What follows belongs to an exercise in optimizing a design on an open flow for a short achievable clock period and few clock cycles; a production flow would make more cautious choices.
The RTL of this run was laid out without a check of its function.
Power is estimated from default activity; no workload was simulated.

[design.v]
typedef logic[(32)-1:0]       word_t;
typedef logic[($clog2((32)))-1:0]        reg_t;
typedef logic[(5)-1:0]      shamt_t;
typedef logic[(16)-1:0]        imm_t;
typedef logic[(26)-1:0]   jmp_addr_t;
typedef enum logic[5:0] {
  OPCODE_RTYPE  =  0,
  OPCODE_J      =  2,
  OPCODE_JAL    =  3,
  OPCODE_BEQ    =  4,
  OPCODE_BNE    =  5,
  OPCODE_BLEZ   =  6,
  OPCODE_BGTZ   =  7,
  OPCODE_ADDI   =  8,
  OPCODE_ADDIU  =  9,
  OPCODE_SLTI   = 10,
  OPCODE_SLTIU  = 11,
  OPCODE_ANDI   = 12,
  OPCODE_ORI    = 13,
  OPCODE_XORI   = 14,
  OPCODE_LUI    = 15,
  OPCODE_LB     = 32,
  OPCODE_LH     = 33,
  OPCODE_LW     = 34,
  OPCODE_LBU    = 35,
  OPCODE_LHU    = 36,
  OPCODE_SB     = 40,
  OPCODE_SH     = 41,
  OPCODE_SW     = 43
} opcode_e;
typedef enum logic[5:0] {
  FUNC_SLL      =  0,
  FUNC_SRL      =  2,
  FUNC_SRA      =  3,
  FUNC_SLLV     =  4,
  FUNC_SRLV     =  6,
  FUNC_SRAV     =  7,
  FUNC_JR       =  8,
  FUNC_JALR     =  9,
  FUNC_ADD      = 32,
  FUNC_ADDU     = 33,
  FUNC_SUB      = 34,
  FUNC_SUBU     = 35,
  FUNC_AND      = 36,
  FUNC_OR       = 37,
  FUNC_XOR      = 38,
  FUNC_NOR      = 39,
  FUNC_SLT      = 42,
  FUNC_SLTU     = 43
} func_e;
typedef struct packed {
  opcode_e      opcode;
  reg_t         rs;
  reg_t         rt;
  reg_t         rd;
  shamt_t       shamt;
  func_e        func;
} rtype_instr_t;
typedef struct packed {
  opcode_e      opcode;
  reg_t         rs;
  reg_t         rt;
  imm_t         imm;
} itype_instr_t;
typedef struct packed {
  opcode_e      opcode;
  jmp_addr_t    jmp_addr;
} jtype_instr_t;
typedef enum logic[1:0] {
  INSTR_RTYPE,
  INSTR_ITYPE,
  INSTR_JTYPE
} instr_type_e;
typedef enum logic[2:0] {
  NO_BR_JMP,
  BR_EQ,
  BR_NE,
  BR_LE,
  BR_GT,
  J,
  JR
} br_jmp_op_e;
typedef enum logic[1:0] {
  MEM_NONE,
  MEM_ST,
  MEM_LD
} mem_op_e;
typedef enum logic[1:0] {
  SZ_B,
  SZ_H,
  SZ_W
} mem_sz_e;
typedef enum logic[2:0] {
  ALU_ADD,
  ALU_SUB,
  ALU_AND,
  ALU_OR,
  ALU_XOR,
  ALU_NOR,
  ALU_SL,
  ALU_SR
} alu_op_e;
package mips_pkg;
   typedef logic[(32)-1:0]       word_t;
typedef logic[($clog2((32)))-1:0]        reg_t;
typedef logic[(5)-1:0]      shamt_t;
typedef logic[(16)-1:0]        imm_t;
typedef logic[(26)-1:0]   jmp_addr_t;
typedef enum logic[5:0] {
  OPCODE_RTYPE  =  0,
  OPCODE_J      =  2,
  OPCODE_JAL    =  3,
  OPCODE_BEQ    =  4,
  OPCODE_BNE    =  5,
  OPCODE_BLEZ   =  6,
  OPCODE_BGTZ   =  7,
  OPCODE_ADDI   =  8,
  OPCODE_ADDIU  =  9,
  OPCODE_SLTI   = 10,
  OPCODE_SLTIU  = 11,
  OPCODE_ANDI   = 12,
  OPCODE_ORI    = 13,
  OPCODE_XORI   = 14,
  OPCODE_LUI    = 15,
  OPCODE_LB     = 32,
  OPCODE_LH     = 33,
  OPCODE_LW     = 34,
  OPCODE_LBU    = 35,
  OPCODE_LHU    = 36,
  OPCODE_SB     = 40,
  OPCODE_SH     = 41,
  OPCODE_SW     = 43
} opcode_e;
typedef enum logic[5:0] {
  FUNC_SLL      =  0,
  FUNC_SRL      =  2,
  FUNC_SRA      =  3,
  FUNC_SLLV     =  4,
  FUNC_SRLV     =  6,
  FUNC_SRAV     =  7,
  FUNC_JR       =  8,
  FUNC_JALR     =  9,
  FUNC_ADD      = 32,
  FUNC_ADDU     = 33,
  FUNC_SUB      = 34,
  FUNC_SUBU     = 35,
  FUNC_AND      = 36,
  FUNC_OR       = 37,
  FUNC_XOR      = 38,
  FUNC_NOR      = 39,
  FUNC_SLT      = 42,
  FUNC_SLTU     = 43
} func_e;
typedef struct packed {
  opcode_e      opcode;
  reg_t         rs;
  reg_t         rt;
  reg_t         rd;
  shamt_t       shamt;
  func_e        func;
} rtype_instr_t;
typedef struct packed {
  opcode_e      opcode;
  reg_t         rs;
  reg_t         rt;
  imm_t         imm;
} itype_instr_t;
typedef struct packed {
  opcode_e      opcode;
  jmp_addr_t    jmp_addr;
} jtype_instr_t;
typedef enum logic[1:0] {
  INSTR_RTYPE,
  INSTR_ITYPE,
  INSTR_JTYPE
} instr_type_e;
typedef enum logic[2:0] {
  NO_BR_JMP,
  BR_EQ,
  BR_NE,
  BR_LE,
  BR_GT,
  J,
  JR
} br_jmp_op_e;
typedef enum logic[1:0] {
  MEM_NONE,
  MEM_ST,
  MEM_LD
} mem_op_e;
typedef enum logic[1:0] {
  SZ_B,
  SZ_H,
  SZ_W
} mem_sz_e;
typedef enum logic[2:0] {
  ALU_ADD,
  ALU_SUB,
  ALU_AND,
  ALU_OR,
  ALU_XOR,
  ALU_NOR,
  ALU_SL,
  ALU_SR
} alu_op_e;
  typedef struct packed {
    bit    rnw;
    word_t addr;
    word_t data;
  } cpu_dmem_pkt_t;
  typedef struct packed {
    word_t data;
  } dmem_cpu_pkt_t;
  typedef struct packed {
    word_t addr;
  } cpu_imem_pkt_t;
  typedef struct packed {
    word_t data;
  } imem_cpu_pkt_t;
  typedef struct packed {
    logic v;
    logic n;
    logic z;
  } flags_t;
  typedef struct packed {
    alu_op_e    op;
    word_t      s0;
    word_t      s1;
    bit         sgnd;
  } alu_in_pkt_t;
  typedef struct packed {
    flags_t     flags;
    word_t      res;
  } alu_out_pkt_t;
  typedef struct packed {
    br_jmp_op_e br_jmp_op;
    mem_op_e    mem_op;
    mem_sz_e    mem_sz;
    alu_op_e    alu_op;
    logic       sgnd;
    logic       slt;
    logic       dst_vld;
    reg_t       dst_reg;
    word_t      s0;
    word_t      s1;
    word_t      s2;
  } dec_exec_pkt_t;
  typedef struct packed {
    logic       jmp_vld;
    word_t      addr;
    mem_op_e    mem_op;
    mem_sz_e    mem_sz;
    logic       sgnd;
    logic       dst_vld;
    reg_t       dst_reg;
    word_t      data;
  } exec_mem_pkt_t;
  typedef struct packed {
    word_t pc;
    word_t instr;
  } ftch_dec_pkt_t;
  typedef struct packed {
    word_t addr;
  } ftch_imem_pkt_t;
  typedef struct packed {
    word_t data;
  } imem_ftch_pkt_t;
  typedef struct packed {
    logic   rs_vld;
    logic   rt_vld;
    reg_t   rs;
    reg_t   rt;
  } dec_haz_pkt_t;
  typedef struct packed {
    logic   stall;
    logic   bubble;
  } haz_dec_pkt_t;
  typedef struct packed {
    logic   dst_vld;
    reg_t   dst_reg;
  } exec_haz_pkt_t;
  typedef struct packed {
    logic   bubble;
  } haz_exec_pkt_t;
  typedef struct packed {
    logic   jmp_vld;
    logic   dst_vld;
    reg_t   dst_reg;
  } mem_haz_pkt_t;
  typedef struct packed {
    bit    rnw;
    word_t addr;
    word_t data;
  } mem_dmem_pkt_t;
  typedef struct packed {
    word_t data;
  } dmem_mem_pkt_t;
  typedef struct packed {
    word_t      addr;
  } mem_ftch_pkt_t;
  typedef struct packed {
    logic   dst_vld;
    reg_t   dst_reg;
    word_t  data;
  } mem_wrb_pkt_t;
  typedef struct packed {
    logic [4:0]addr;
  } reg_file_rd_req_pkt_t;
  typedef struct packed {
    word_t data;
  } reg_file_rd_rsp_pkt_t;
  typedef struct packed {
    logic [4:0]addr;
    word_t     data;
  } reg_file_wr_req_pkt_t;
  typedef struct packed {
    reg_t   addr;
    word_t  data;
  } wrb_dec_pkt_t;
  function automatic instr_type_e get_instr_type(word_t instr);
    instr_type_e  instr_type;
    case (instr[31:26])
      mips_pkg::OPCODE_RTYPE:         instr_type = mips_pkg::INSTR_RTYPE;
      mips_pkg::OPCODE_J, mips_pkg::OPCODE_JAL: instr_type = mips_pkg::INSTR_JTYPE;
      default:              instr_type = mips_pkg::INSTR_ITYPE;
    endcase
    get_instr_type = instr_type;
  endfunction
  function automatic alu_op_e get_opcode_alu_op(opcode_e opcode);
    alu_op_e alu_op;
    case (opcode)
      mips_pkg::OPCODE_BGTZ,
      mips_pkg::OPCODE_BLEZ,
      mips_pkg::OPCODE_BNE,
      mips_pkg::OPCODE_BEQ,
      mips_pkg::OPCODE_SLTI,
      mips_pkg::OPCODE_SLTIU: alu_op = mips_pkg::ALU_SUB;
      mips_pkg::OPCODE_ANDI:  alu_op = mips_pkg::ALU_AND;
      mips_pkg::OPCODE_ORI:   alu_op = mips_pkg::ALU_OR;
      mips_pkg::OPCODE_XORI:  alu_op = mips_pkg::ALU_XOR;
      mips_pkg::OPCODE_LUI:   alu_op = mips_pkg::ALU_SL;
      default:      alu_op = mips_pkg::ALU_ADD;
    endcase
    get_opcode_alu_op = alu_op;
  endfunction
  function automatic br_jmp_op_e get_opcode_br_jmp_op(opcode_e opcode);
    br_jmp_op_e br_jmp_op;
    case (opcode)
      mips_pkg::OPCODE_BGTZ:  br_jmp_op = mips_pkg::BR_GT;
      mips_pkg::OPCODE_BLEZ:  br_jmp_op = mips_pkg::BR_LE;
      mips_pkg::OPCODE_BNE:   br_jmp_op = mips_pkg::BR_NE;
      mips_pkg::OPCODE_BEQ:   br_jmp_op = mips_pkg::BR_EQ;
      mips_pkg::OPCODE_J,
      mips_pkg::OPCODE_JAL:   br_jmp_op = mips_pkg::J;
      default:      br_jmp_op = mips_pkg::NO_BR_JMP;
    endcase
    get_opcode_br_jmp_op = br_jmp_op;
  endfunction
  function automatic mem_op_e get_opcode_mem_op(opcode_e opcode);
    mem_op_e mem_op;
    case (opcode)
      mips_pkg::OPCODE_LB,
      mips_pkg::OPCODE_LBU,
      mips_pkg::OPCODE_LH,
      mips_pkg::OPCODE_LHU,
      mips_pkg::OPCODE_LW:    mem_op = mips_pkg::MEM_LD;
      mips_pkg::OPCODE_SB,
      mips_pkg::OPCODE_SH,
      mips_pkg::OPCODE_SW:    mem_op = mips_pkg::MEM_ST;
      default:      mem_op = mips_pkg::MEM_NONE;
    endcase
    get_opcode_mem_op = mem_op;
  endfunction
  function automatic mem_sz_e get_opcode_mem_sz(opcode_e opcode);
    mem_sz_e mem_sz;
    case (opcode)
      mips_pkg::OPCODE_LB,
      mips_pkg::OPCODE_LBU,
      mips_pkg::OPCODE_SB:    mem_sz = mips_pkg::SZ_B;
      mips_pkg::OPCODE_LH,
      mips_pkg::OPCODE_LHU,
      mips_pkg::OPCODE_SH:    mem_sz = mips_pkg::SZ_H;
      mips_pkg::OPCODE_LW,
      mips_pkg::OPCODE_SW:    mem_sz = mips_pkg::SZ_W;
      default:      mem_sz = mips_pkg::SZ_B;
    endcase
    get_opcode_mem_sz = mem_sz;
  endfunction
  function automatic logic get_opcode_sgnd(opcode_e opcode);
    logic sgnd;
    case (opcode)
      mips_pkg::OPCODE_LB,
      mips_pkg::OPCODE_LH,
      mips_pkg::OPCODE_SB,
      mips_pkg::OPCODE_SH,
      mips_pkg::OPCODE_BLEZ,
      mips_pkg::OPCODE_BGTZ,
      mips_pkg::OPCODE_ADDI,
      mips_pkg::OPCODE_SLTI:  sgnd = 1;
      default:      sgnd = 0;
    endcase
    get_opcode_sgnd = sgnd;
  endfunction
  function automatic logic get_opcode_dst_vld(opcode_e opcode);
    logic dst_vld;
    case (opcode)
      mips_pkg::OPCODE_BEQ,
      mips_pkg::OPCODE_BNE,
      mips_pkg::OPCODE_BLEZ,
      mips_pkg::OPCODE_BGTZ,
      mips_pkg::OPCODE_SB,
      mips_pkg::OPCODE_SH,
      mips_pkg::OPCODE_SW:    dst_vld = 0;
      default:      dst_vld = 1;
    endcase
    get_opcode_dst_vld = dst_vld;
  endfunction
  function automatic logic get_opcode_is_br(opcode_e opcode);
    get_opcode_is_br = (opcode == mips_pkg::OPCODE_BEQ) || (opcode == mips_pkg::OPCODE_BNE) || (opcode == mips_pkg::OPCODE_BLEZ) || (opcode == mips_pkg::OPCODE_BGTZ);
  endfunction
  function automatic logic get_opcode_uses_sign_ext_imm(opcode_e opcode);
    logic uses_sign_ext_imm;
    case (opcode)
      mips_pkg::OPCODE_BEQ,
      mips_pkg::OPCODE_BNE,
      mips_pkg::OPCODE_BLEZ,
      mips_pkg::OPCODE_BGTZ,
      mips_pkg::OPCODE_ADDI,
      mips_pkg::OPCODE_ADDIU,
      mips_pkg::OPCODE_SLTI,
      mips_pkg::OPCODE_SLTIU,
      mips_pkg::OPCODE_LBU,
      mips_pkg::OPCODE_LHU,
      mips_pkg::OPCODE_LB,
      mips_pkg::OPCODE_LH,
      mips_pkg::OPCODE_LW,
      mips_pkg::OPCODE_SB,
      mips_pkg::OPCODE_SH,
      mips_pkg::OPCODE_SW:    uses_sign_ext_imm = 1;
      default:      uses_sign_ext_imm = 0;
    endcase
    get_opcode_uses_sign_ext_imm = uses_sign_ext_imm;
  endfunction
  function automatic logic get_opcode_rs_vld(opcode_e opcode);
    logic rs_vld;
    case (opcode)
      mips_pkg::OPCODE_LUI:   rs_vld = 0;
      default:      rs_vld = 1;
    endcase
    get_opcode_rs_vld = rs_vld;
  endfunction
  function automatic logic get_opcode_rt_vld(opcode_e opcode);
    logic rt_vld;
    case (opcode)
      mips_pkg::OPCODE_BEQ,
      mips_pkg::OPCODE_BNE,
      mips_pkg::OPCODE_SB,
      mips_pkg::OPCODE_SH,
      mips_pkg::OPCODE_SW:    rt_vld = 1;
      default:      rt_vld = 0;
    endcase
    get_opcode_rt_vld = rt_vld;
  endfunction
  function automatic logic get_func_uses_shamt(func_e func);
    logic uses_shamt;
    case (func)
      mips_pkg::FUNC_SLL,
      mips_pkg::FUNC_SRL,
      mips_pkg::FUNC_SRA:     uses_shamt = 1;
      default:      uses_shamt = 0;
    endcase
    get_func_uses_shamt = uses_shamt;
  endfunction
  function automatic alu_op_e get_func_alu_op(func_e func);
    alu_op_e alu_op;
    case (func)
      mips_pkg::FUNC_SLL,
      mips_pkg::FUNC_SLLV:    alu_op = mips_pkg::ALU_SL;
      mips_pkg::FUNC_SRL,
      mips_pkg::FUNC_SRA,
      mips_pkg::FUNC_SRLV,
      mips_pkg::FUNC_SRAV:    alu_op = mips_pkg::ALU_SR;
      mips_pkg::FUNC_SUB,
      mips_pkg::FUNC_SUBU,
      mips_pkg::FUNC_SLT,
      mips_pkg::FUNC_SLTU:    alu_op = mips_pkg::ALU_SUB;
      mips_pkg::FUNC_AND:     alu_op = mips_pkg::ALU_AND;
      mips_pkg::FUNC_OR:      alu_op = mips_pkg::ALU_OR;
      mips_pkg::FUNC_XOR:     alu_op = mips_pkg::ALU_XOR;
      mips_pkg::FUNC_NOR:     alu_op = mips_pkg::ALU_NOR;
      default:      alu_op = mips_pkg::ALU_ADD;
    endcase
    get_func_alu_op = alu_op;
  endfunction
  function automatic logic get_func_sgnd(func_e func);
    logic sgnd;
    case (func)
      mips_pkg::FUNC_SRA,
      mips_pkg::FUNC_SRAV,
      mips_pkg::FUNC_ADD,
      mips_pkg::FUNC_SUB,
      mips_pkg::FUNC_SLT:     sgnd = 1;
      default:      sgnd = 0;
    endcase
    get_func_sgnd = sgnd;
  endfunction
  function automatic logic get_func_rs_vld(func_e func);
    logic rs_vld;
    case (func)
      mips_pkg::FUNC_SLL,
      mips_pkg::FUNC_SRL,
      mips_pkg::FUNC_SRA:     rs_vld = 0;
      default:      rs_vld = 1;
    endcase
    get_func_rs_vld = rs_vld;
  endfunction
  function automatic logic get_func_rt_vld(func_e func);
    logic rt_vld;
    case (func)
      mips_pkg::FUNC_JR,
      mips_pkg::FUNC_JALR:    rt_vld = 0;
      default:      rt_vld = 1;
    endcase
    get_func_rt_vld = rt_vld;
  endfunction
endpackage
module ftch_stg(
  input logic clk,
  input logic resetn,
  output logic                          ftch_imem_vld,
  output mips_pkg::ftch_imem_pkt_t ftch_imem_pkt,
  input  logic                          imem_ftch_vld,
  input  mips_pkg::imem_ftch_pkt_t imem_ftch_pkt,
  output logic                          ftch_dec_vld,
  input  logic                          ftch_dec_rdy,
  output mips_pkg::ftch_dec_pkt_t   ftch_dec_pkt,
  input  logic                          mem_ftch_vld,
  input  mips_pkg::mem_ftch_pkt_t   mem_ftch_pkt
);
  mips_pkg::word_t pc_q;
  mips_pkg::word_t pc_nxt;
  mips_pkg::word_t pc_inc;
  mips_pkg::word_t pc_br;
  mips_pkg::word_t pc_jmp;
  logic pc_advance;
  logic pc_change;
  logic ftch_dec_vld_q;
  logic ftch_dec_vld_nxt;
  logic         ftch_imem_vld_rdy;
  mips_pkg::word_t instr_q;
  mips_pkg::word_t instr_nxt;
  assign pc_advance         = ftch_dec_vld & ftch_dec_rdy;  
  assign pc_change          = mem_ftch_vld | pc_advance;
  assign pc_inc             = pc_q + 'd4;
  assign pc_nxt             = (mem_ftch_vld)  ?  mem_ftch_pkt.addr  :
                              (pc_advance)    ?  pc_inc :
                                                 pc_q;
  assign ftch_imem_vld      = ~mem_ftch_vld & ~ftch_dec_vld_q;  
  assign ftch_imem_pkt.addr = pc_q;
  assign ftch_dec_vld       = (ftch_imem_vld_rdy | ftch_dec_vld_q)               
                              & ~mem_ftch_vld;                                   
  assign ftch_dec_pkt.pc    = pc_inc;
  assign ftch_dec_pkt.instr = (ftch_imem_vld_rdy) ? instr_nxt :  
                                                    instr_q;     
  assign ftch_imem_vld_rdy  = ftch_imem_vld & imem_ftch_vld;
  assign ftch_dec_vld_nxt   = (ftch_imem_vld_rdy | ftch_dec_vld_q) & ~pc_change;
  assign instr_nxt          = (ftch_imem_vld_rdy) ? imem_ftch_pkt.data :
                                                    instr_q;
  always_ff @(posedge clk, negedge resetn) begin : ff_pc
    if (resetn == 0) begin
      pc_q <= 0;
    end else begin
      pc_q <= pc_nxt;
    end
  end
  always_ff @(posedge clk, negedge resetn) begin : ff_ftch_dec_vld
    if (resetn == 0) begin
      ftch_dec_vld_q <= 0;
    end else begin
      ftch_dec_vld_q <= ftch_dec_vld_nxt;
    end
  end
  always_ff @(posedge clk, negedge resetn) begin : ff_instr
    if (resetn == 0) begin
      instr_q <= 0;
    end else begin
      instr_q <= instr_nxt;
    end
  end
endmodule
module reg_file(
  input  logic                                     clk,
  input  logic                                     resetn,
  input  logic [1:0]                               reg_file_rd_req_vld,
  input  logic [1:0][4:0]                          reg_file_rd_req_addr,
  output mips_pkg::word_t [1:0]                    reg_file_rd_rsp_data,
  input  logic                                     reg_file_wr_req_vld,
  input  logic [4:0]                               reg_file_wr_req_addr,
  input  mips_pkg::word_t                          reg_file_wr_req_data
);
  mips_pkg::word_t [31:1]data_q;
  mips_pkg::word_t [31:1]data_nxt;
  always_comb begin : comb_reg_file_rd_rsp
    reg_file_rd_rsp_data = 0;
    for (int rd_port = 0; rd_port < 2; rd_port++) begin
      if (reg_file_rd_req_vld[rd_port] && reg_file_rd_req_addr[rd_port] != 0) begin
        if (reg_file_wr_req_vld && reg_file_wr_req_addr == reg_file_rd_req_addr[rd_port]) begin
          reg_file_rd_rsp_data[rd_port] = reg_file_wr_req_data;
        end else begin
          reg_file_rd_rsp_data[rd_port] = data_q[reg_file_rd_req_addr[rd_port]];
        end
      end
    end
  end
  always_comb begin : comb_data
    data_nxt = data_q;
    if (reg_file_wr_req_vld && reg_file_wr_req_addr != 0) begin
      data_nxt[reg_file_wr_req_addr] = reg_file_wr_req_data;
    end
  end
  always_ff @(posedge clk, negedge resetn) begin : ff_data
    if (resetn == 0) begin
      data_q <= 0;
    end else begin
      data_q <= data_nxt;
    end
  end
endmodule
module dec_stg(
  input  logic                          clk,
  input  logic                          resetn,
  input  logic                          ftch_dec_vld,
  output logic                          ftch_dec_rdy,
  input  mips_pkg::ftch_dec_pkt_t   ftch_dec_pkt,
  output logic                          dec_exec_vld,
  input  logic                          dec_exec_rdy,
  output mips_pkg::dec_exec_pkt_t   dec_exec_pkt,
  output mips_pkg::dec_haz_pkt_t         dec_haz_pkt,
  input  mips_pkg::haz_dec_pkt_t         haz_dec_pkt,
  input  logic                          wrb_dec_vld,
  input  mips_pkg::wrb_dec_pkt_t     wrb_dec_pkt
);
  logic in_pkt_vld;
  logic in_pkt_vld_nxt;
  mips_pkg::ftch_dec_pkt_t in_pkt_q;
  mips_pkg::ftch_dec_pkt_t in_pkt_nxt;
  assign ftch_dec_rdy = ~haz_dec_pkt.stall & ((dec_exec_vld & dec_exec_rdy) | haz_dec_pkt.bubble | ~in_pkt_vld);
  always_comb begin : comb_in_pkt
    in_pkt_vld_nxt = in_pkt_vld;
    in_pkt_nxt     = in_pkt_q;
    if (ftch_dec_vld && ftch_dec_rdy) begin
      in_pkt_vld_nxt = 1;
      in_pkt_nxt     = ftch_dec_pkt;
    end else if (dec_exec_vld && dec_exec_rdy || haz_dec_pkt.bubble) begin
      in_pkt_vld_nxt = 0;
      in_pkt_nxt     = 0;
    end
  end
  always_ff @(posedge clk, negedge resetn) begin : ff_in_pkt
    if (resetn == 0) begin
      in_pkt_vld <= 0;
      in_pkt_q   <= 0;
    end else begin
      in_pkt_vld <= in_pkt_vld_nxt;
      in_pkt_q   <= in_pkt_nxt;
    end
  end
  mips_pkg::word_t        sign_ext_imm;
  mips_pkg::word_t        zero_ext_imm;
  mips_pkg::word_t        rs_dat;
  mips_pkg::word_t        rt_dat;
  mips_pkg::instr_type_e  instr_type;
  mips_pkg::rtype_instr_t rtype;
  mips_pkg::itype_instr_t itype;
  mips_pkg::jtype_instr_t jtype;
  mips_pkg::br_jmp_op_e   br_jmp_op;
  mips_pkg::mem_op_e      mem_op;
  mips_pkg::mem_sz_e      mem_sz;
  mips_pkg::alu_op_e      alu_op;
  logic         sgnd;
  logic         slt;
  logic         dst_vld;
  mips_pkg::reg_t         dst_reg;
  logic         rs_vld;
  logic         rt_vld;
  mips_pkg::word_t        s0;
  mips_pkg::word_t        s1;
  mips_pkg::word_t        s2;
  assign instr_type   = mips_pkg::get_instr_type(in_pkt_q.instr);
  assign rtype        = mips_pkg::rtype_instr_t'(in_pkt_q.instr);
  assign itype        = mips_pkg::itype_instr_t'(in_pkt_q.instr);
  assign jtype        = mips_pkg::jtype_instr_t'(in_pkt_q.instr);
  assign sign_ext_imm = {{16{itype.imm[15]}}, itype.imm};
  assign zero_ext_imm = {16'b0, itype.imm};
  assign rs_dat       = reg_file_rd_rsp_data[0];
  assign rt_dat       = reg_file_rd_rsp_data[1];
  always_comb begin : comb_decode
    br_jmp_op   = mips_pkg::NO_BR_JMP;
    mem_op      = mips_pkg::MEM_NONE;
    mem_sz      = mips_pkg::SZ_B;
    alu_op      = mips_pkg::ALU_ADD;
    sgnd        = 0;
    slt         = 0;
    dst_vld     = 0;
    dst_reg     = 0;
    rs_vld      = 0;
    rt_vld      = 0;
    s0          = 0;
    s1          = 0;
    s2          = 0;
    if (instr_type == mips_pkg::INSTR_RTYPE) begin
      br_jmp_op = (((rtype.func == mips_pkg::FUNC_JR) || (rtype.func == mips_pkg::FUNC_JALR))) ? mips_pkg::JR :
                                                             mips_pkg::NO_BR_JMP;
      alu_op    = mips_pkg::get_func_alu_op(rtype.func);
      sgnd      = mips_pkg::get_func_sgnd(rtype.func);
      slt       = ((rtype.func == mips_pkg::FUNC_SLT) || (rtype.func == mips_pkg::FUNC_SLTU));
      dst_vld   = (rtype.func != mips_pkg::FUNC_JR);
      dst_reg   = rtype.rd;
      rs_vld    = mips_pkg::get_func_rs_vld(rtype.func);
      rt_vld    = mips_pkg::get_func_rt_vld(rtype.func);
      s0        = (mips_pkg::get_func_uses_shamt(rtype.func)) ? rtype.shamt :
                  (rtype.func == mips_pkg::FUNC_JALR)         ? in_pkt_q.pc :
                                                      rs_dat;
      s1        = (rtype.func == mips_pkg::FUNC_JALR) ? 32'd4 :
                                              rt_dat;
      s2        = rs_dat;
    end else if (instr_type == mips_pkg::INSTR_ITYPE) begin
      br_jmp_op = mips_pkg::get_opcode_br_jmp_op(itype.opcode);
      mem_op    = mips_pkg::get_opcode_mem_op(itype.opcode);
      mem_sz    = mips_pkg::get_opcode_mem_sz(itype.opcode);
      alu_op    = mips_pkg::get_opcode_alu_op(itype.opcode);
      sgnd      = mips_pkg::get_opcode_sgnd(itype.opcode);
      slt       = ((itype.opcode == mips_pkg::OPCODE_SLTI) || (itype.opcode == mips_pkg::OPCODE_SLTIU));
      dst_vld   = mips_pkg::get_opcode_dst_vld(itype.opcode);
      dst_reg   = itype.rt;
      rs_vld    = mips_pkg::get_opcode_rs_vld(itype.opcode);
      rt_vld    = mips_pkg::get_opcode_rt_vld(itype.opcode);
      s0        = (itype.opcode == mips_pkg::OPCODE_LUI) ? 32'd16 :
                                                 rs_dat;
      s1        = (((itype.opcode == mips_pkg::OPCODE_BLEZ) || (itype.opcode == mips_pkg::OPCODE_BGTZ))) ? 32'b0 :
                  (((itype.opcode == mips_pkg::OPCODE_BNE) || (itype.opcode == mips_pkg::OPCODE_BEQ)))   ? rt_dat :
                  (mips_pkg::get_opcode_uses_sign_ext_imm(itype.opcode))     ? sign_ext_imm :
                                                                     zero_ext_imm;
      s2        = (mips_pkg::get_opcode_is_br(itype.opcode)) ? in_pkt_q.pc + {sign_ext_imm[29:0], 2'b0} :
                  (mem_op == mips_pkg::MEM_ST)               ? rt_dat :
                                                     0;
    end else if (instr_type == mips_pkg::INSTR_JTYPE) begin
      br_jmp_op = mips_pkg::J;
      s0        = in_pkt_q.pc;
      s2        = jtype.jmp_addr;
      if (jtype.opcode == mips_pkg::OPCODE_JAL) begin
        dst_vld = 1;
        dst_reg = 31;
        s1      = 32'd4;
      end
    end
  end
  assign dec_exec_vld           = in_pkt_vld & ~(haz_dec_pkt.stall | haz_dec_pkt.bubble);
  assign dec_exec_pkt.br_jmp_op = br_jmp_op;
  assign dec_exec_pkt.mem_op    = mem_op;
  assign dec_exec_pkt.mem_sz    = mem_sz;
  assign dec_exec_pkt.alu_op    = alu_op;
  assign dec_exec_pkt.sgnd      = sgnd;
  assign dec_exec_pkt.slt       = slt;
  assign dec_exec_pkt.dst_vld   = dst_vld;
  assign dec_exec_pkt.dst_reg   = dst_reg;
  assign dec_exec_pkt.s0        = s0;
  assign dec_exec_pkt.s1        = s1;
  assign dec_exec_pkt.s2        = s2;
  assign dec_haz_pkt.rs_vld = rs_vld;
  assign dec_haz_pkt.rt_vld = rt_vld;
  assign dec_haz_pkt.rs     = rtype.rs;
  assign dec_haz_pkt.rt     = rtype.rt;
  logic [1:0]                   reg_file_rd_req_vld;
  logic [1:0][4:0]              reg_file_rd_req_addr;
  mips_pkg::word_t [1:0]        reg_file_rd_rsp_data;
  logic                         reg_file_wr_req_vld;
  logic [4:0]                   reg_file_wr_req_addr;
  mips_pkg::word_t              reg_file_wr_req_data;
  assign reg_file_rd_req_vld            = '1;
  assign reg_file_rd_req_addr[0]        = rtype.rs;
  assign reg_file_rd_req_addr[1]        = rtype.rt;
  assign reg_file_wr_req_vld            = wrb_dec_vld;
  assign reg_file_wr_req_data           = wrb_dec_pkt.data;
  assign reg_file_wr_req_addr           = wrb_dec_pkt.addr;
  reg_file i_reg_file(
    .*
  );
endmodule
module alu(
  input  mips_pkg::alu_in_pkt_t  alu_in_pkt,
  output mips_pkg::alu_out_pkt_t alu_out_pkt
);
  mips_pkg::word_t a;
  mips_pkg::word_t b;
  mips_pkg::word_t dat;
  assign alu_out_pkt.res        = dat;
  assign alu_out_pkt.flags.n    = dat[31];
  assign alu_out_pkt.flags.v    = (alu_in_pkt.op == mips_pkg::ALU_ADD)  ? (~dat[31] & a[31] & alu_in_pkt.s1[31])
                                                                 | (dat[31] & ~a[31] & ~alu_in_pkt.s1[31]) :
                                  (alu_in_pkt.op == mips_pkg::ALU_SUB)  ? (a[31] ^ alu_in_pkt.s1[31]) & ~(dat[31] ^ alu_in_pkt.s1[31]) :
                                                                0;
  assign alu_out_pkt.flags.z    = ~(|dat);
  assign a = alu_in_pkt.s0;
  assign b = !(alu_in_pkt.op == mips_pkg::ALU_SUB) ? alu_in_pkt.s1 :
                                           ~alu_in_pkt.s1 + 'b1;
  always_comb begin : comb_res
    dat = 0;
    case (alu_in_pkt.op)
      mips_pkg::ALU_ADD,
      mips_pkg::ALU_SUB: dat = a + b;
      mips_pkg::ALU_AND: dat = a & b;
      mips_pkg::ALU_OR:  dat = a | b;
      mips_pkg::ALU_XOR: dat = a ^ b;
      mips_pkg::ALU_NOR: dat = ~(a | b);
      mips_pkg::ALU_SL:  dat = b << a[4:0];
      mips_pkg::ALU_SR:  dat = (alu_in_pkt.sgnd) ? $unsigned($signed(b) >>> a[4:0]) : b >> a[4:0];
    endcase
  end
endmodule
module exec_stg(
  input  logic                          clk,
  input  logic                          resetn,
  input  logic                          dec_exec_vld,
  output logic                          dec_exec_rdy,
  input  mips_pkg::dec_exec_pkt_t   dec_exec_pkt,
  output logic                          exec_mem_vld,
  input  logic                          exec_mem_rdy,
  output mips_pkg::exec_mem_pkt_t   exec_mem_pkt,
  input  mips_pkg::haz_exec_pkt_t        haz_exec_pkt,
  output mips_pkg::exec_haz_pkt_t        exec_haz_pkt
);
  logic in_pkt_vld;
  logic in_pkt_vld_nxt;
  mips_pkg::dec_exec_pkt_t in_pkt_q;
  mips_pkg::dec_exec_pkt_t in_pkt_nxt;
  assign dec_exec_rdy = (exec_mem_vld & exec_mem_rdy) | haz_exec_pkt.bubble | ~in_pkt_vld;
  always_comb begin : comb_in_pkt
    in_pkt_vld_nxt = in_pkt_vld;
    in_pkt_nxt     = in_pkt_q;
    if (dec_exec_vld && dec_exec_rdy) begin
      in_pkt_vld_nxt = 1;
      in_pkt_nxt     = dec_exec_pkt;
    end else if (exec_mem_vld && exec_mem_rdy || haz_exec_pkt.bubble) begin
      in_pkt_vld_nxt = 0;
      in_pkt_nxt     = 0;
    end
  end
  always_ff @(posedge clk, negedge resetn) begin : ff_in_pkt
    if (resetn == 0) begin
      in_pkt_vld <= 0;
      in_pkt_q   <= 0;
    end else begin
      in_pkt_vld <= in_pkt_vld_nxt;
      in_pkt_q   <= in_pkt_nxt;
    end
  end
  mips_pkg::alu_in_pkt_t  alu_in_pkt;
  mips_pkg::alu_out_pkt_t alu_out_pkt;
  assign alu_in_pkt.op      = in_pkt_q.alu_op;
  assign alu_in_pkt.s0      = in_pkt_q.s0;
  assign alu_in_pkt.s1      = in_pkt_q.s1;
  assign alu_in_pkt.sgnd    = in_pkt_q.sgnd;
  alu i_alu(
    .*
  );
  assign exec_haz_pkt.dst_vld = in_pkt_q.dst_vld;
  assign exec_haz_pkt.dst_reg = in_pkt_q.dst_reg;
  logic     lt;
  logic     jmp_vld;
  mips_pkg::word_t    addr;
  mips_pkg::mem_op_e  mem_op;
  mips_pkg::mem_sz_e  mem_sz;
  logic     sgnd;
  logic     dst_vld;
  mips_pkg::reg_t     dst_reg;
  mips_pkg::word_t    data;
  assign lt         = alu_out_pkt.flags.n ^ alu_out_pkt.flags.v ^ (~alu_in_pkt.sgnd & (alu_in_pkt.s0[31] ^ alu_in_pkt.s1[31]));
  assign mem_op     = in_pkt_q.mem_op;
  assign mem_sz     = in_pkt_q.mem_sz;
  assign sgnd       = in_pkt_q.sgnd;
  assign dst_vld    = in_pkt_q.dst_vld;
  assign dst_reg    = in_pkt_q.dst_reg;
  always_comb begin : comb_exec_mem
    jmp_vld = 0;
    addr    = alu_out_pkt.res;
    data    = alu_out_pkt.res;
    if (in_pkt_q.slt) begin
      data = {31'b0, lt};
    end
    if (in_pkt_q.mem_op == mips_pkg::MEM_ST) begin
      data = in_pkt_q.s2;
    end
    if (in_pkt_q.br_jmp_op != mips_pkg::NO_BR_JMP) begin
      case (in_pkt_q.br_jmp_op)
        mips_pkg::BR_EQ:  jmp_vld = alu_out_pkt.flags.z;
        mips_pkg::BR_NE:  jmp_vld = ~alu_out_pkt.flags.z;
        mips_pkg::BR_LE:  jmp_vld = lt | alu_out_pkt.flags.z;
        mips_pkg::BR_GT:  jmp_vld = ~lt & ~alu_out_pkt.flags.z;
        mips_pkg::JR,
        mips_pkg::J:      jmp_vld = 1;
      endcase
      case (in_pkt_q.br_jmp_op)
        mips_pkg::BR_EQ,
        mips_pkg::BR_NE,
        mips_pkg::BR_LE,
        mips_pkg::BR_GT,
        mips_pkg::JR:     addr = in_pkt_q.s2;
        mips_pkg::J:      addr = {in_pkt_q.s0[31:28], in_pkt_q.s2[25:0], 2'b00};
      endcase
    end
  end
  assign exec_mem_vld         = in_pkt_vld & ~haz_exec_pkt.bubble;
  assign exec_mem_pkt.jmp_vld = jmp_vld;
  assign exec_mem_pkt.addr    = addr;
  assign exec_mem_pkt.mem_op  = mem_op;
  assign exec_mem_pkt.mem_sz  = mem_sz;
  assign exec_mem_pkt.sgnd    = sgnd;
  assign exec_mem_pkt.dst_vld = dst_vld;
  assign exec_mem_pkt.dst_reg = dst_reg;
  assign exec_mem_pkt.data    = data;
endmodule
module mem_stg(
  input  logic                          clk,
  input  logic                          resetn,
  input  logic                          exec_mem_vld,
  output logic                          exec_mem_rdy,
  input  mips_pkg::exec_mem_pkt_t   exec_mem_pkt,
  output mips_pkg::mem_haz_pkt_t         mem_haz_pkt,
  output logic                          mem_ftch_vld,
  output mips_pkg::mem_ftch_pkt_t   mem_ftch_pkt,
  output logic                          mem_dmem_vld,
  output mips_pkg::mem_dmem_pkt_t   mem_dmem_pkt,
  input  logic                          dmem_mem_vld,
  input  mips_pkg::dmem_mem_pkt_t   dmem_mem_pkt,
  output logic                          mem_wrb_vld,
  output mips_pkg::mem_wrb_pkt_t     mem_wrb_pkt
);
  logic in_pkt_vld;
  logic in_pkt_vld_nxt;
  mips_pkg::exec_mem_pkt_t in_pkt_q;
  mips_pkg::exec_mem_pkt_t in_pkt_nxt;
  assign exec_mem_rdy = mem_wrb_vld | ~in_pkt_vld;
  always_comb begin : comb_in_pkt
    in_pkt_vld_nxt = in_pkt_vld;
    in_pkt_nxt     = in_pkt_q;
    if (exec_mem_vld && exec_mem_rdy) begin
      in_pkt_vld_nxt = 1;
      in_pkt_nxt     = exec_mem_pkt;
    end else if (mem_wrb_vld) begin
      in_pkt_vld_nxt = 0;
      in_pkt_nxt     = 0;
    end
  end
  always_ff @(posedge clk, negedge resetn) begin : ff_in_pkt
    if (resetn == 0) begin
      in_pkt_vld <= 0;
      in_pkt_q   <= 0;
    end else begin
      in_pkt_vld <= in_pkt_vld_nxt;
      in_pkt_q   <= in_pkt_nxt;
    end
  end
  assign mem_haz_pkt.jmp_vld = in_pkt_q.jmp_vld;
  assign mem_haz_pkt.dst_vld = in_pkt_q.dst_vld;
  assign mem_haz_pkt.dst_reg = in_pkt_q.dst_reg;
  assign mem_ftch_vld       = in_pkt_q.jmp_vld;
  assign mem_ftch_pkt.addr  = in_pkt_q.addr;
  mips_pkg::word_t wr_data;
  mips_pkg::word_t rd_data;
  assign mem_dmem_vld       = in_pkt_vld & (in_pkt_q.mem_op != mips_pkg::MEM_NONE);
  assign mem_dmem_pkt.rnw   = in_pkt_q.mem_op == mips_pkg::MEM_LD;
  assign mem_dmem_pkt.addr  = in_pkt_q.addr;
  assign mem_dmem_pkt.data  = wr_data;
  always_comb begin : comb_rd_wr_data
    wr_data = in_pkt_q.data;
    rd_data = dmem_mem_pkt.data;
    if (in_pkt_q.mem_sz == mips_pkg::SZ_B) begin
      wr_data = {24'b0, in_pkt_q.data[7:0]};
      if (in_pkt_q.sgnd) begin
        rd_data = {{24{dmem_mem_pkt.data[7]}}, dmem_mem_pkt.data[7:0]};
      end else begin
        rd_data = {24'b0, dmem_mem_pkt.data[7:0]};
      end
    end else if (in_pkt_q.mem_sz == mips_pkg::SZ_H) begin
      wr_data = {16'b0, in_pkt_q.data[15:0]};
      if (in_pkt_q.sgnd) begin
        rd_data = {{16{dmem_mem_pkt.data[15]}}, dmem_mem_pkt.data[15:0]};
      end else begin
        rd_data = {16'b0, dmem_mem_pkt.data[15:0]};
      end
    end
  end
  assign mem_wrb_vld            = ~(mem_dmem_vld & ~dmem_mem_vld) & in_pkt_vld;
  assign mem_wrb_pkt.dst_vld    = in_pkt_q.dst_vld;
  assign mem_wrb_pkt.dst_reg    = in_pkt_q.dst_reg;
  assign mem_wrb_pkt.data       = (mem_dmem_vld & mem_dmem_pkt.rnw) ? rd_data:
                                                                      in_pkt_q.data;
endmodule
module wrb_stg(
  input  logic                      clk,
  input  logic                      resetn,
  input  logic                      mem_wrb_vld,
  input  mips_pkg::mem_wrb_pkt_t mem_wrb_pkt,
  output logic                      wrb_dec_vld,
  output mips_pkg::wrb_dec_pkt_t wrb_dec_pkt
);
  logic in_pkt_vld;
  logic in_pkt_vld_nxt;
  mips_pkg::mem_wrb_pkt_t in_pkt_q;
  mips_pkg::mem_wrb_pkt_t in_pkt_nxt;
  always_comb begin : comb_in_pkt
    in_pkt_vld_nxt = 0;
    in_pkt_nxt     = 0;
    if (mem_wrb_vld) begin
      in_pkt_vld_nxt = 1;
      in_pkt_nxt     = mem_wrb_pkt;
    end
  end
  always_ff @(posedge clk, negedge resetn) begin : ff_in_pkt
    if (resetn == 0) begin
      in_pkt_vld <= 0;
      in_pkt_q   <= 0;
    end else begin
      in_pkt_vld <= in_pkt_vld_nxt;
      in_pkt_q   <= in_pkt_nxt;
    end
  end
  assign wrb_dec_vld       = in_pkt_q.dst_vld;
  assign wrb_dec_pkt.addr  = in_pkt_q.dst_reg;
  assign wrb_dec_pkt.data  = in_pkt_q.data;
endmodule
module haz(
  input  mips_pkg::exec_haz_pkt_t    exec_haz_pkt,
  input  mips_pkg::mem_haz_pkt_t     mem_haz_pkt,
  input  mips_pkg::dec_haz_pkt_t     dec_haz_pkt,
  output mips_pkg::haz_dec_pkt_t     haz_dec_pkt,
  output mips_pkg::haz_exec_pkt_t    haz_exec_pkt
);
  logic stall;
  logic bubble;
  assign bubble = mem_haz_pkt.jmp_vld;
  always_comb begin : comb_stall
    stall = 0;
    if (dec_haz_pkt.rs_vld) begin
      stall |= dec_haz_pkt.rs == exec_haz_pkt.dst_reg && exec_haz_pkt.dst_vld;
      stall |= dec_haz_pkt.rs == mem_haz_pkt.dst_reg && mem_haz_pkt.dst_vld;
    end
    if (dec_haz_pkt.rt_vld) begin
      stall |= dec_haz_pkt.rt == exec_haz_pkt.dst_reg && exec_haz_pkt.dst_vld;
      stall |= dec_haz_pkt.rt == mem_haz_pkt.dst_reg && mem_haz_pkt.dst_vld;
    end
  end
  assign haz_dec_pkt.stall      = stall & ~bubble;
  assign haz_dec_pkt.bubble     = bubble;
  assign haz_exec_pkt.bubble    = bubble;
endmodule
module cpu(
  input  logic                          clk,
  input  logic                          resetn,
  output logic                          cpu_imem_vld,
  output mips_pkg::cpu_imem_pkt_t   cpu_imem_pkt,
  input  logic                          imem_cpu_vld,
  input  mips_pkg::imem_cpu_pkt_t   imem_cpu_pkt,
  output logic                          cpu_dmem_vld,
  output mips_pkg::cpu_dmem_pkt_t   cpu_dmem_pkt,
  input  logic                          dmem_cpu_vld,
  input  mips_pkg::dmem_cpu_pkt_t   dmem_cpu_pkt
);
  logic                          ftch_imem_vld;
  mips_pkg::ftch_imem_pkt_t ftch_imem_pkt;
  logic                          imem_ftch_vld;
  mips_pkg::imem_ftch_pkt_t imem_ftch_pkt;
  logic                          ftch_dec_vld;
  logic                          ftch_dec_rdy;
  mips_pkg::ftch_dec_pkt_t   ftch_dec_pkt;
  logic                          mem_ftch_vld;
  mips_pkg::mem_ftch_pkt_t   mem_ftch_pkt;
  logic                          dec_exec_vld;
  logic                          dec_exec_rdy;
  mips_pkg::dec_exec_pkt_t   dec_exec_pkt;
  mips_pkg::dec_haz_pkt_t         dec_haz_pkt;
  mips_pkg::haz_dec_pkt_t         haz_dec_pkt;
  logic                          exec_mem_vld;
  logic                          exec_mem_rdy;
  mips_pkg::exec_mem_pkt_t   exec_mem_pkt;
  mips_pkg::haz_exec_pkt_t        haz_exec_pkt;
  mips_pkg::exec_haz_pkt_t        exec_haz_pkt;
  mips_pkg::mem_haz_pkt_t         mem_haz_pkt;
  logic                          mem_dmem_vld;
  mips_pkg::mem_dmem_pkt_t   mem_dmem_pkt;
  logic                          dmem_mem_vld;
  mips_pkg::dmem_mem_pkt_t   dmem_mem_pkt;
  logic                          mem_wrb_vld;
  mips_pkg::mem_wrb_pkt_t     mem_wrb_pkt;
  logic                          wrb_dec_vld;
  mips_pkg::wrb_dec_pkt_t     wrb_dec_pkt;
  assign cpu_imem_vld   = ftch_imem_vld;
  assign cpu_imem_pkt   = ftch_imem_pkt;
  assign imem_ftch_vld  = imem_cpu_vld;
  assign imem_ftch_pkt  = imem_cpu_pkt;
  assign cpu_dmem_vld   = mem_dmem_vld;
  assign cpu_dmem_pkt   = mem_dmem_pkt;
  assign dmem_mem_vld   = dmem_cpu_vld;
  assign dmem_mem_pkt   = dmem_cpu_pkt;
  ftch_stg  i_ftch(.*);
  dec_stg   i_dec(.*);
  exec_stg  i_exec(.*);
  mem_stg   i_mem(.*);
  wrb_stg   i_wrb(.*);
  haz       i_haz(.*);
endmodule
module mips_cpu(
  input  logic        clk,
  input  logic        resetn,
  output logic        imem_req_vld,
  output logic [31:0] imem_req_addr,
  input  logic        imem_rsp_vld,
  input  logic [31:0] imem_rsp_data,
  output logic        dmem_req_vld,
  output logic        dmem_req_rnw,
  output logic [31:0] dmem_req_addr,
  output logic [31:0] dmem_req_data,
  input  logic        dmem_rsp_vld,
  input  logic [31:0] dmem_rsp_data
);
  mips_pkg::cpu_imem_pkt_t cpu_imem_pkt;
  mips_pkg::imem_cpu_pkt_t imem_cpu_pkt;
  mips_pkg::cpu_dmem_pkt_t cpu_dmem_pkt;
  mips_pkg::dmem_cpu_pkt_t dmem_cpu_pkt;
  assign imem_req_addr     = cpu_imem_pkt.addr;
  assign imem_cpu_pkt.data = imem_rsp_data;
  assign dmem_req_rnw      = cpu_dmem_pkt.rnw;
  assign dmem_req_addr     = cpu_dmem_pkt.addr;
  assign dmem_req_data     = cpu_dmem_pkt.data;
  assign dmem_cpu_pkt.data = dmem_rsp_data;
  cpu i_cpu(
    .clk          (clk),
    .resetn       (resetn),
    .cpu_imem_vld (imem_req_vld),
    .cpu_imem_pkt (cpu_imem_pkt),
    .imem_cpu_vld (imem_rsp_vld),
    .imem_cpu_pkt (imem_cpu_pkt),
    .cpu_dmem_vld (dmem_req_vld),
    .cpu_dmem_pkt (cpu_dmem_pkt),
    .dmem_cpu_vld (dmem_rsp_vld),
    .dmem_cpu_pkt (dmem_cpu_pkt)
  );
endmodule
[config.mk]
export PLATFORM = sky130hd
export DESIGN_NAME = mips_cpu
export DESIGN_NICKNAME = mips_cpu
export VERILOG_FILES = /design/flow/design.v
export SDC_FILE = /design/flow/constraint.sdc
export NUM_CORES = 4
export LEC_CHECK = 0
export CAP_MARGIN = 20
export CORE_MARGIN = 2
export CORE_UTILIZATION = 40
export SLEW_MARGIN = 20
[run.sh]
#!/bin/bash
# synth_recipe.tcl (not shown) runs the flow's synth.tcl, then flattens the netlist and writes it again
# the make line also repeats each setting of config.mk as NAME=value (left out here)
make -C /OpenROAD-flow-scripts/flow DESIGN_CONFIG=/design/flow/config.mk WORK_HOME=/design/flow/orfs CLKGATE_MAP_FILE= SYNTH_SCRIPT=/design/flow/synth_recipe.tcl finish
[constraint.sdc]
create_clock -name core_clock -period 7.5 [get_ports {clk}]
set_input_delay 1.5000 -clock core_clock [delete_from_list [all_inputs] [get_ports {clk}]]
set_output_delay 1.5000 -clock core_clock [all_outputs]
set_load 0.01 [all_outputs]
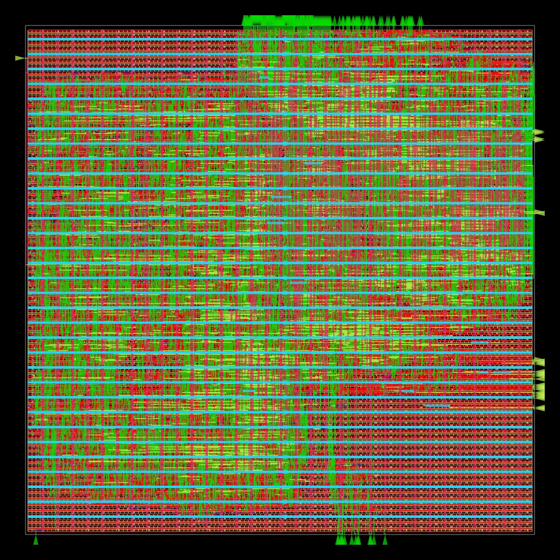
(images/chip.png)
Chip Width: 464 um
total non-filler cell area in the finished layout: 0.0943 mm2
total detailed-routing wirelength: 340,000 um

==> flow_summary.toml <==
[sta]
fmax_mhz = 158
fin_worst_skew_ns = 0.0434
final-max-slew-violation-count = 0
final-hold-violation-count = 0
grt_setup_unrepaired = "no"
final.min_clock_period_ns = 6.35
final_critical_path_setup_slack_ns = 1.15
post-route-period-util = 0.846
setup_violations = 0
timing.slew.headroom = 0.114
tns_setup_ns = 0

[placed_design]
hpwl_um = 235000
placed_area_mm2 = 0.0890
post-place-cells = 10400
gp_congestion = 1.07

[worst_setup_path]
worstSetupPathType = "reg -> reg"
cp_data_required_time_ns = 8.24
critical_path_startpoint_category = "flop"
critPathSlowestCell = "sky130_fd_sc_hd__o211ai_1"
cp_max_fo = 10
path_delay_family = "compound AO/OA/AOI/OAI gates"
worst_path_largest_cell_delay_ns = 0.97

[route]
routed-via-count = 69700
drtPass1Iterations = 6
via_to_cell_ratio = 6.53
final_antenna_net_count = 0
top_signal_layer_used = "met5"
route.detailed.drc = 0
drt_iter0_drc = 8260
dr_wl_met3_um = 29400
route.detailed.wl_per_inst_um = 31.9
wl_met2_um = 153000

[synthesis]
synth-compound-area-share = 0.138
synth.ff_latch_count = 1352
synth_seq_area_share = 0.400
ys_types = 103
syn_inst = 8000
edff_count_synth = 0
syn-num-nets = 8183
synth.mux.area_fraction = 0.270
proportion_of_synthesized_flip_flops_having_asynchronous_set_or_reset = 1.00
synth_ff_type = "sky130_fd_sc_hd__dfrtp_1"

[status]
status = "timing/DRC/antenna clean"

[pwr]
total_switching_power_mw = 20.8
internal_power_contribution_mw = 19.6
max-vdd-ir-drop_uv = 649
cellPowerDensity_mw_per_mm2 = 428

[grt]
vias_in_the_first_global_route = 68200
grt_pass1_wl_um = 496000
grt_use_total = 0.310
grt_antenna_before_repair = 20
overflow = 0

[finish]
utilization = 0.449
areaGrowthSynthToFinish_pct = 11.4

[clock_network]
cts.repair.resized = 0
cts_sinks = 1352
cts_root_buf = "sky130_fd_sc_hd__clkbuf_16"
tritoncts = "yes"
clk-insertion-delay-late_ns = 0.83
clock_path_buffers = 3
clkTransAtPathRegs_ns = 0.06

[flow_run]
drv.max_cap_violation_count = 0

[die]
floorplan.die_area_mm2 = 0.215
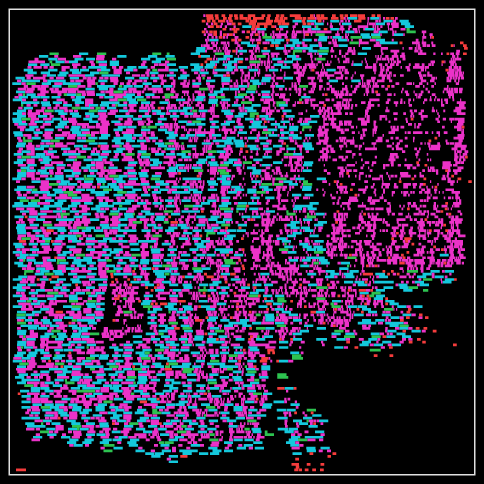
(images/class_map.png)
Drawn at 1 px/um.
clock drivers and dummy loads -> green  # cells 279, share of their area 5.8%
remaining buffers and delay cells -> red  # cells 384, share of their area 3.9%
remaining logic cells -> magenta  # cells 5,837, share of their area 53%
sequential cells -> cyan  # cells 1,352, share of their area 37%

[cell usage after synthesis (113+ instances only)]
| library cell | n | area share |
|---|---|---|
| sky130_fd_sc_hd__nor3_1 | 118 | 0.0070 |
| sky130_fd_sc_hd__dfrtp_1 | 1352 | 0.40 |
| sky130_fd_sc_hd__mux2i_1 | 199 | 0.024 |
| sky130_fd_sc_hd__a21oi_1 | 307 | 0.018 |
| sky130_fd_sc_hd__nand2_1 | 788 | 0.035 |
| sky130_fd_sc_hd__clkbuf_1 | 596 | 0.026 |
| sky130_fd_sc_hd__mux4_2 | 406 | 0.11 |
| sky130_fd_sc_hd__mux2_2 | 1038 | 0.14 |
| sky130_fd_sc_hd__o21ai_0 | 395 | 0.023 |
| sky130_fd_sc_hd__nand3_1 | 349 | 0.021 |
| sky130_fd_sc_hd__inv_1 | 114 | 0.0051 |
| sky130_fd_sc_hd__nor2_1 | 425 | 0.019 |
| sky130_fd_sc_hd__buf_1 | 150 | 0.0067 |
| sky130_fd_sc_hd__ha_1 | 113 | 0.017 |
[state kept, by name, summed over array words and instances (netlist names)]
register	flops
i_cpu.i_dec.i_reg_file.data_q	992
i_cpu.i_mem.in_pkt_vld	1
i_cpu.i_dec.in_pkt_q	64
i_cpu.i_wrb.in_pkt_q	38
i_cpu.i_ftch.pc_q	32
i_cpu.i_exec.in_pkt_q	114
i_cpu.i_ftch.ftch_dec_vld_q	1
i_cpu.i_ftch.instr_q	32
i_cpu.i_dec.in_pkt_vld	1
i_cpu.i_exec.in_pkt_vld	1
i_cpu.i_mem.in_pkt_q	76
[power groups by stage]
stage | clock, mW | sequential, mW | combinational, mW
2_1_floorplan | 0 | 8.60 | 13.9
3_3_place_gp | 0 | 9.45 | 22.1
3_5_place_dp | 0 | 9.46 | 22.1
4_1_cts | 8.01 | 9.34 | 22.2
5_1_grt | 8.32 | 9.44 | 24.0
6_report | 7.89 | 9.39 | 23.0
[path summary, 6_finish.rpt]
kind,endpoint,slack (ns),cells after the start
setup / recovery,i_cpu.i_mem.in_pkt_q[75],1.15,20
hold / removal,i_cpu.i_ftch.instr_q[0],0.50,1
setup reg to reg,i_cpu.i_mem.in_pkt_q[75],1.15,20
hold reg to reg,i_cpu.i_ftch.instr_q[0],0.50,1
max in group asynchronous,i_cpu.i_exec.in_pkt_q[5],4.78,3
min in group asynchronous,i_cpu.i_dec.i_reg_file.data_q[459],0.59,1
[cell type report]
class / instances / area, um2 / share of cell area
clock buffers: 215 / 4430 / 0.0470
inverters: 121 / 459 / 0.00487
diodes: 12 / 30.0 / 0.000319
clock inverters: 64 / 811 / 0.00860
well taps: 2805 / 3510 / 0.0372
multi-input cells: 5716 / 47600 / 0.505
flip-flops and latches: 1352 / 33900 / 0.359
repair buffers: 384 / 3560 / 0.0378
[logic make-up (layout without fill, tap and decap cells)]
logic type	after synthesis	in the layout
simple gates	2102	2102
compound gates	1695	1695
mux	1645	1645
flops	1352	1352
buf+inv	932	784
xor+xnor	159	159
fa+ha+maj	115	115
other cells	0	12
[layout by cell type (no fill, tap or decap), drive strengths merged, types with 30 or more instances in the layout]
cell type      count
and3              67
o22ai             43
nor2             426
clkbuf           215
nand2            788
clkdlybuf4s50    165
a311o             69
o31ai             30
and2              45
a21o              79
xnor2             78
nand3            349
nor2b             31
nand4             41
clkinv            41
or3               34
mux4             406
ha               113
a21oi            307
o21ai            399
xor2              81
o311ai            74
a31oi             32
o211ai           108
inv              127
a211oi            61
a311oi            40
mux2i            200
a221oi            58
a22o              34
buf              219
dfrtp           1352
a22oi            106
mux2            1039
nor3             123
nand2b            78
[stage by stage]
| step | hold slack, ns | total power, mW |
|---|---|---|
| global route | 0.508 | 41.7 |
| CTS | 0.502 | 39.5 |
| finish | 0.499 | 40.3 |
| global placement | 0.482 | 31.6 |
| floorplan | 0.462 | 22.5 |
| detailed placement | 0.490 | 31.6 |
[routing by layer]
metal / global-route usage / vias to the layer above
met2: 0.478 / 3561
met4: 0.178 / 22
met5: 0 / -
li1: - / 29300
met1: 0.403 / 35900
met3: 0.0666 / 874

==> separate check: timing with driven ports <==
Ports are ideal in the flow. The routed layout listed here was re-timed in OpenROAD. Step 1 sets driving cells, clkbuf_16 on the clock port and buf_2 on the other inputs (assumed; they add their load-dependent delay and slew). Step 2, shift: input delay + t, output delay - t, t = (earliest + latest rising clock arrival at the registers) / 2. This alone moves slack from input paths to output paths. Slacks: ideal / step 1 / step 2; pairs: ideal / step 1.
t (ns): 0.892
setup WS [ns]: 1.153 / 1.153 / 1.153
worst setup path after step 2: register to register
clock arrival spread, ns: 0.043 / 0.044
After both steps setup and hold are still met in this run. For this run, drivers alone change the setup slack by 0.000 ns; drivers and shift together by 0.000 ns.
